Background: an optimization exercise with open tools, aiming at small area, a short achievable clock period and few clock cycles. Do not read the settings as production practice.
At most, simulation tests tie the RTL to the original design; equivalence was not proved.
The series may have gaps, and a smaller design here may also do less where the tests do not look.
The RTL of run 2 was laid out without a check of its function.

==> design/flow/run.sh <==
#!/bin/bash
# synth_recipe.tcl (not shown) runs the flow's synth.tcl, then flattens the netlist and writes it again
# the make line also repeats each setting of config.mk as NAME=value (left out here)
make -C /OpenROAD-flow-scripts/flow DESIGN_CONFIG=/design/flow/config.mk WORK_HOME=/design/flow/orfs CLKGATE_MAP_FILE= SYNTH_SCRIPT=/design/flow/synth_recipe.tcl finish
==> design/flow/design.v <==
module produto_escalar (
    input  logic         clk_i,
    input  logic         rst_i,      
    input  logic         iniciar,      
    input  logic [31:0]  a0, a1, a2, a3, a4, a5, a6, a7,
    input  logic [31:0]  b0, b1, b2, b3, b4, b5, b6, b7,
    output logic [63:0]  resultado,
    output logic         concluido
);
    typedef enum logic [1:0] {
        ESTADO_PARADO     = 2'b00,
        ESTADO_CALCULANDO = 2'b01,
        ESTADO_CONCLUIDO  = 2'b10
    } estado_t;
    estado_t estado, estado_proximo;
    logic [2:0] contador, contador_proximo; 
    logic signed [63:0] acumulador, acumulador_proximo;
    logic [63:0] resultado_proximo;
    logic signed [31:0] a_signed [0:7];
    logic signed [31:0] b_signed [0:7];
    logic iniciar_prev;
    always_ff @(posedge clk_i) begin
        if (rst_i) iniciar_prev <= 1'b0;
        else iniciar_prev <= iniciar;
    end
    wire iniciar_pulse = iniciar && !iniciar_prev;
    always_comb begin
        a_signed[0] = a0; a_signed[1] = a1; a_signed[2] = a2; a_signed[3] = a3;
        a_signed[4] = a4; a_signed[5] = a5; a_signed[6] = a6; a_signed[7] = a7;
        b_signed[0] = b0; b_signed[1] = b1; b_signed[2] = b2; b_signed[3] = b3;
        b_signed[4] = b4; b_signed[5] = b5; b_signed[6] = b6; b_signed[7] = b7;
    end
    always_comb begin
        estado_proximo      = estado;
        contador_proximo    = contador;
        acumulador_proximo  = acumulador;
        resultado_proximo   = resultado;  
        case (estado)
            ESTADO_PARADO: begin
                if (iniciar_pulse) begin
                    estado_proximo     = ESTADO_CALCULANDO;
                    contador_proximo   = 3'd0;
                    acumulador_proximo = 64'sd0;
                end
            end
            ESTADO_CALCULANDO: begin
                acumulador_proximo = acumulador + (a_signed[contador] * b_signed[contador]);
                contador_proximo   = contador + 3'd1;
                if (contador == 3'd7) begin
                    estado_proximo    = ESTADO_CONCLUIDO;
                    resultado_proximo = acumulador_proximo; 
                end
            end
            ESTADO_CONCLUIDO: begin
                if (iniciar_pulse) begin
                    estado_proximo     = ESTADO_CALCULANDO;
                    contador_proximo   = 3'd0;
                    acumulador_proximo = 64'sd0;
                end
            end
            default: begin
                estado_proximo = ESTADO_PARADO;
            end
        endcase
    end
    always_ff @(posedge clk_i) begin
        if (rst_i) begin
            estado      <= ESTADO_PARADO;
            contador    <= 3'd0;
            acumulador  <= 64'sd0;
            resultado   <= 64'sd0;
            concluido   <= 1'b0;
        end else begin
            estado      <= estado_proximo;
            contador    <= contador_proximo;
            acumulador  <= acumulador_proximo;
            resultado   <= resultado_proximo;
            concluido   <= (estado_proximo == ESTADO_CONCLUIDO);
        end
    end
endmodule
==> design/flow/constraint.sdc <==
create_clock -name core_clock -period 11.5 [get_ports {clk_i}]
set_input_delay 2.3000 -clock core_clock [delete_from_list [all_inputs] [get_ports {clk_i}]]
set_output_delay 2.3000 -clock core_clock [all_outputs]
set_load 0.01 [all_outputs]
==> design/flow/config.mk <==
export PLATFORM = sky130hd
export DESIGN_NAME = produto_escalar
export DESIGN_NICKNAME = produto_escalar
export VERILOG_FILES = /design/flow/design.v
export SDC_FILE = /design/flow/constraint.sdc
export NUM_CORES = 4
export LEC_CHECK = 0
export CAP_MARGIN = 20
export CORE_MARGIN = 2
export CORE_UTILIZATION = 40
export SLEW_MARGIN = 20
==> summary.txt, run 1 <==
The flow ran to the end and the layout has no timing, DRC or antenna violations. After synthesis, the largest area contributor takes up 51.0% of total cell area. The highest layer touched by signal routing is met5.

The number of antenna violations at the first check in global routing came to 23. The count of nets left with antenna violations once routing finished came out at 0. The number of enable-type register cells in the synthesized netlist came out at 0.

The half-perimeter wire length after placement came out at 161000 µm. Synthesis inferred 135 register bits. The first-pass GRT wire length came out at 281000 µm. The setup fix buffers added after clock tree synthesis is 0.

For the pin with the worst max-slew slack, the measured transition is 1.11 ns. The final setup slack of the worst path came out at 0.256 ns. The sequential area share after synthesis is 5.69%.

The starting DRC count in detailed routing is 3644. After synthesis, the largest family of logic cells by area is adder cells. In this run, placement finished with an instance count of 7613. The placed standard-cell area is 0.0574 mm².

For the final routed database, the setup TNS stands at 0 ns. The adder and majority cell fraction of the synthesized area is 56.9%. Of the total synthesized cell area, the portion taken by AND, OR, NAND and NOR gates is 13.0%. In this run the worst path has a maximum fanout of 9. Setup repair after global routing left no endpoint under its margin.

In the layout the commonest cells are 1330 x sky130_fd_sc_hd__inv_1, 1210 x sky130_fd_sc_hd__fa_1, 816 x sky130_fd_sc_hd__nand2_1. The final setup violation count came out at 0.
Testbench counts for the RTL of run 1, summed over its fixed seeds: cycles 24,000.
**Run 1: M1 wires**

Supply wires on this layer in grey. Cells faint in the background.
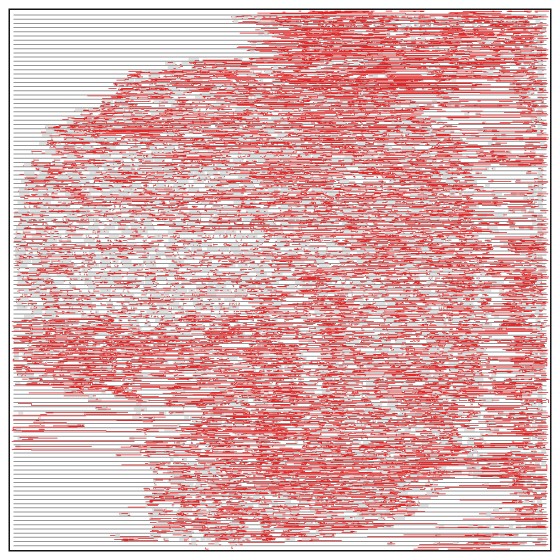
share of all routed wire: 39%
longest straight run: 110 µm
nets with wire on the layer: 7399
wire length on this layer: 72.2 mm
global-route met1 utilization: 39.3%
vias: 40.6k
wire length after detailed routing: 187000 µm

**Run 1: met2 routing**

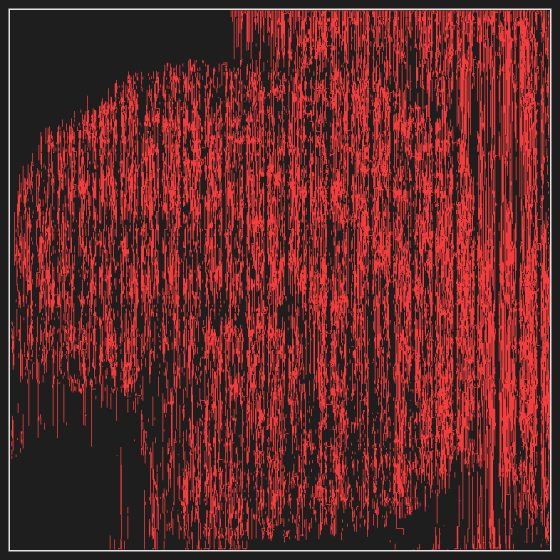
longest straight run: 162 µm
nets with wire on the layer: 6971
main direction: vertical
global-route track usage on met2: 51.5%

**Run 1: signal wires on met3**

The bar under the picture is 100 µm long. Cells faint in the background.
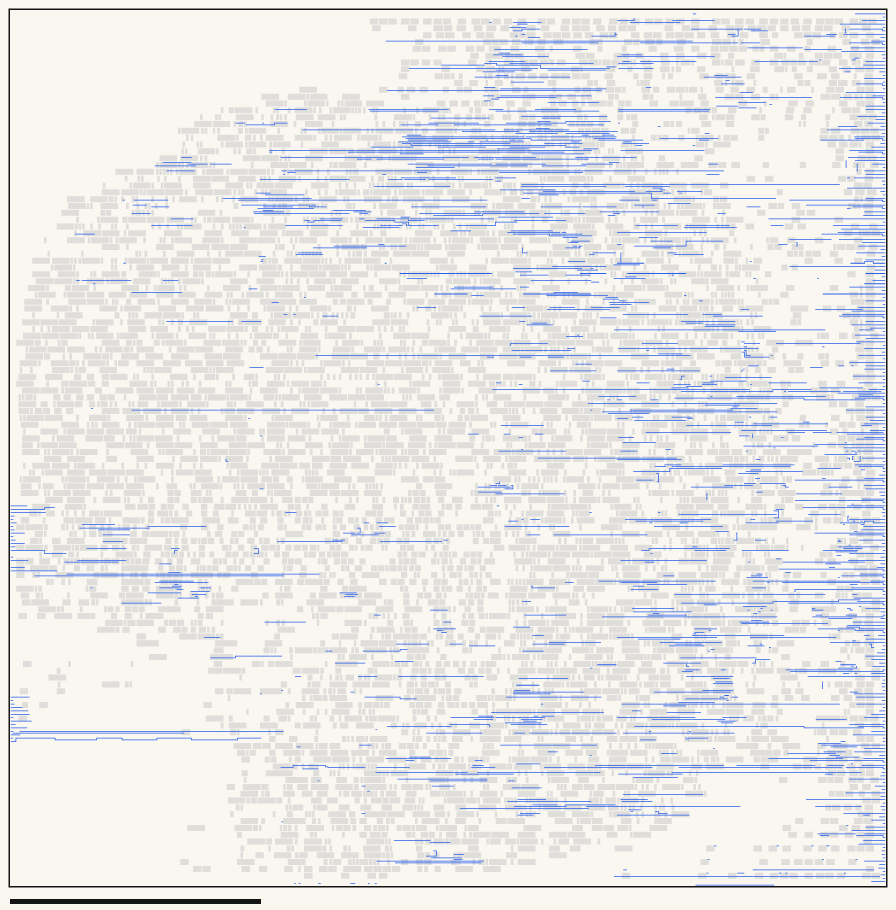
share of all routed wire: 8.1%
main direction: horizontal
GR Layer Usage met3: 6.32%

**Run 1: signal wires on met4**

The bar under the picture is 100 µm long. Supply wires on this layer in grey.
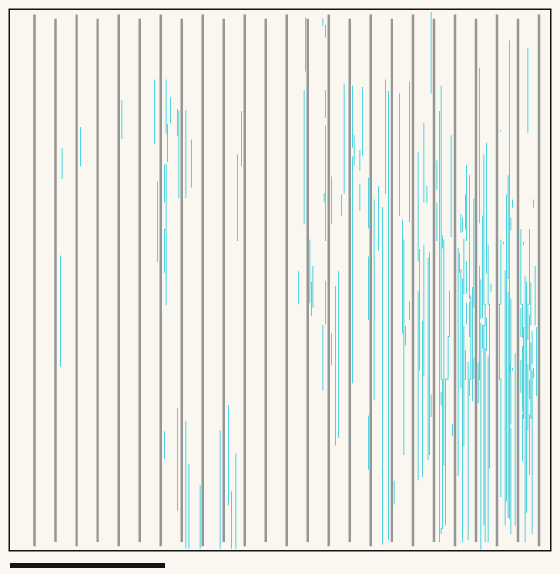

--- run 2: outline of the changes from run 1 ---
design/flow/design.v: 81 -> 1613 lines; modules unchanged: 0
  produto_escalar: edited, 81 -> 1606 lines
  produto_escalar_fa: new, 7 lines
==> module produto_escalar_fa as of run 2 <==
module produto_escalar_fa (
    input  logic a, b, c,
    output logic s, co
);
  assign s  = a ^ b ^ c;
  assign co = (a & b) | (a & c) | (b & c);
endmodule
==> design/flow/flow/run.sh (new file) <==
#!/bin/bash
set -e
echo 'export BUFFER_PORTS_ARGS = -buffer_cell sky130_fd_sc_hd__buf_1' >> config.mk
bash standard.sh SETUP_SLACK_MARGIN=8 finish > standard.log 2>&1
==> design/flow/standard.sh (new file) <==
#!/bin/bash
# synth_recipe.tcl (not shown) runs the flow's synth.tcl, then flattens the netlist and writes it again
# the make line also repeats each setting of config.mk as NAME=value (left out here)
make -C /OpenROAD-flow-scripts/flow DESIGN_CONFIG=/design/flow/config.mk WORK_HOME=/design/flow/orfs CLKGATE_MAP_FILE= SYNTH_SCRIPT=/design/flow/synth_recipe.tcl "${@:-finish}"
--- a/design/flow/config.mk
+++ b/design/flow/config.mk
@@ -10,2 +10,5 @@
 export CORE_UTILIZATION = 40
 export SLEW_MARGIN = 20
+export SYNTH_HIERARCHICAL = 1
+export SYNTH_MINIMUM_KEEP_SIZE = 0
+export BUFFER_PORTS_ARGS = -buffer_cell sky130_fd_sc_hd__buf_1
removed: design/flow/run.sh
**Run 2: signal wires on met4**

The bar under the picture is 100 µm long. Supply wires on this layer in grey.
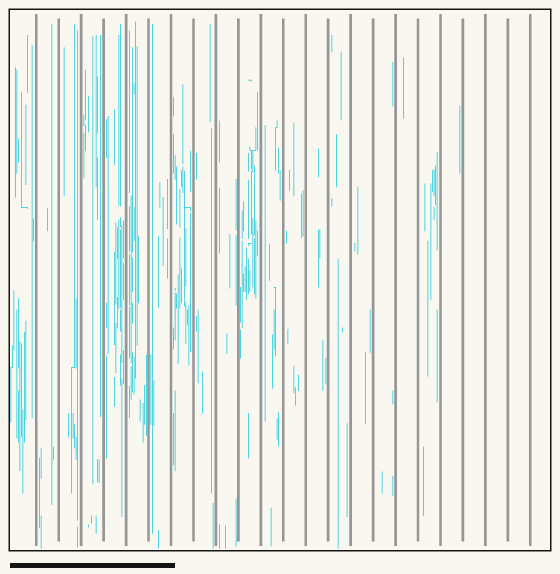
longest straight run: 308 µm
main direction: vertical
wire length after detailed routing: 172000 µm
vias: 35.4k

**Run 2: signal wires on met3**

The bar under the picture is 100 µm long. Cells faint in the background.
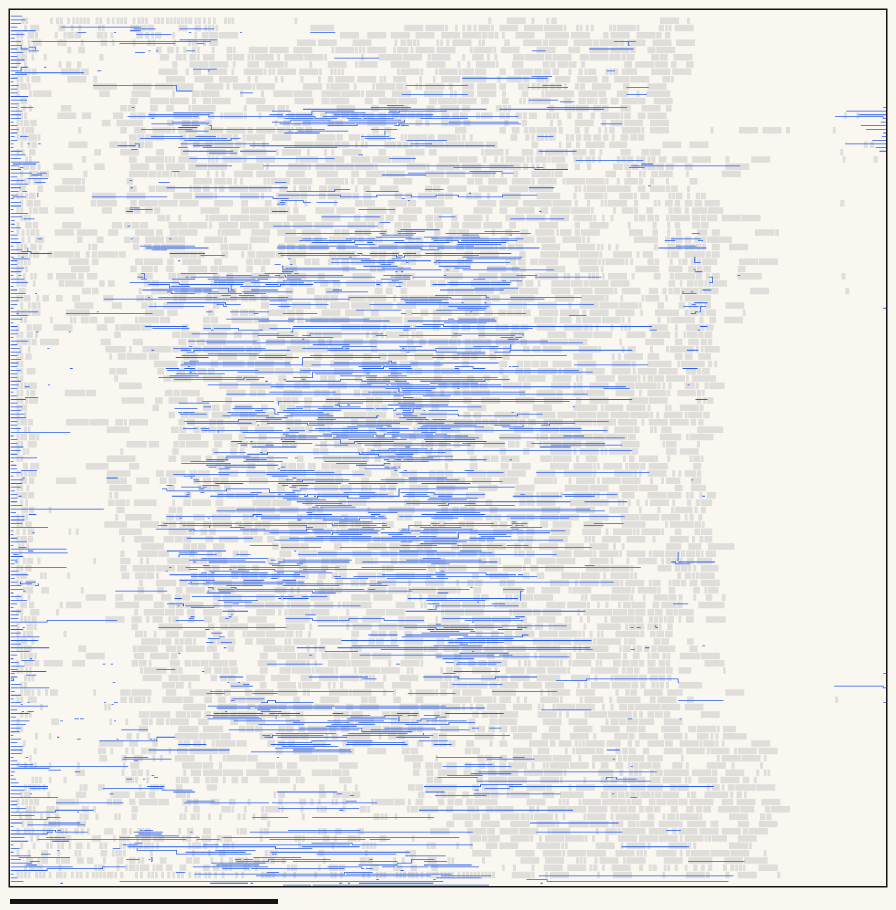
GR Layer Usage met3: 10.5%

**Run 2: met2 routing**

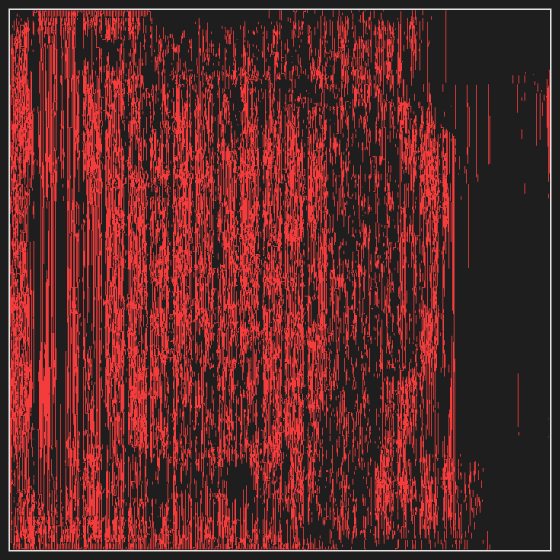
global-route track usage on met2: 47.7%

**Run 2: supply voltage drop heat map**

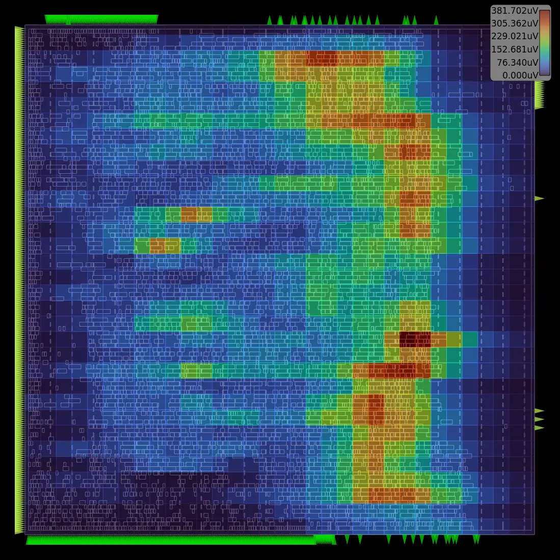

==> summary.txt, run 2 <==
The highest fanout seen on the critical path is 4 (-5). The starting DRC count in detailed routing is 4149 (+14%). The sequential area share after synthesis came out at 19.8% (+14 points). The final setup violation count came out at 0 (unchanged). The first-pass GRT wire length is 248000 µm (-12%).

The final setup slack of the worst path is 7.65 ns (+7.39 ns). Summed over all nets, wire length on met2 after detailed routing comes to 75500 µm.

The total number of sequential cells is 411. The total of cells resized after clock tree synthesis is 214. The area fraction of the dominant cell type after synthesis came out at 32.4% (-19 points). The global routing met1 resource utilization came to 40.6% (+1.3 points). The top cell types in the final layout, fill and taps aside, are 646 x sky130_fd_sc_hd__fa_1, 623 x sky130_fd_sc_hd__a22oi_1, 556 x sky130_fd_sc_hd__buf_1. The adder and majority cell fraction of the synthesized area is 35.9% (-21 points). The count of mapped cells out of synthesis came out at 4185. The summed negative setup slack over all endpoints is 0 ns (unchanged). The slew at the pin closest to its max-slew limit came out at 0.950 ns (-0.155 ns). The relative slew slack came out at 36.7%.

The run finished with no timing, DRC or antenna violations. The half-perimeter wire length after placement came out at 117000 µm (-27%). The final period demand of the worst path came out at 3.85 ns.

The placed standard-cell area is 0.0449 mm² (-22%). The synthesized-area fraction occupied by and/or/nand/nor cells came out at 7.36% (-5.7 points). In this design, the critical path's most frequently occurring cell is sky130_fd_sc_hd__fa_1.

In the global route stage, overall resource usage came out at 31.5%. The initial cell density of the core is 40.2%. Setup repair after global routing could not meet its margin everywhere. The total of flip-flops plus latches after synthesis came out at 411 (+200%). The number of enable-type register cells in the synthesized netlist came out at 0 (unchanged).

## static timing again, ports no longer ideal
The results above use ideal ports. As a check the final layouts listed here were re-extracted and re-timed, cells and wires unchanged. Step 1 assumes that a clkbuf_16 drives the clock port and a buf_2 every other input. Step 2, shift: input delay + t, output delay - t, t = (earliest + latest rising clock arrival at the registers) / 2. This alone moves slack from input paths to output paths. Slacks: ideal ports / drivers / drivers and shift; pairs: ideal ports / drivers.
run	t (ns)	slack for setup (ns)	hold WS [ns]	worst setup path at the end	worst data-port slew with drivers (ns)
run 1	0.467	0.256 / 0.271 / -0.196	0.455 / 0.455 / 0.455	input to register	0.20
run 2	0.691	7.650 / 7.650 / 7.283	0.466 / 0.466 / 0.466	input to register	0.26
With both steps, setup timing fails in run 1, where it was met with ideal ports. For run 1, which loses most, drivers alone change the setup slack by +0.015 ns; drivers and shift together by -0.452 ns.
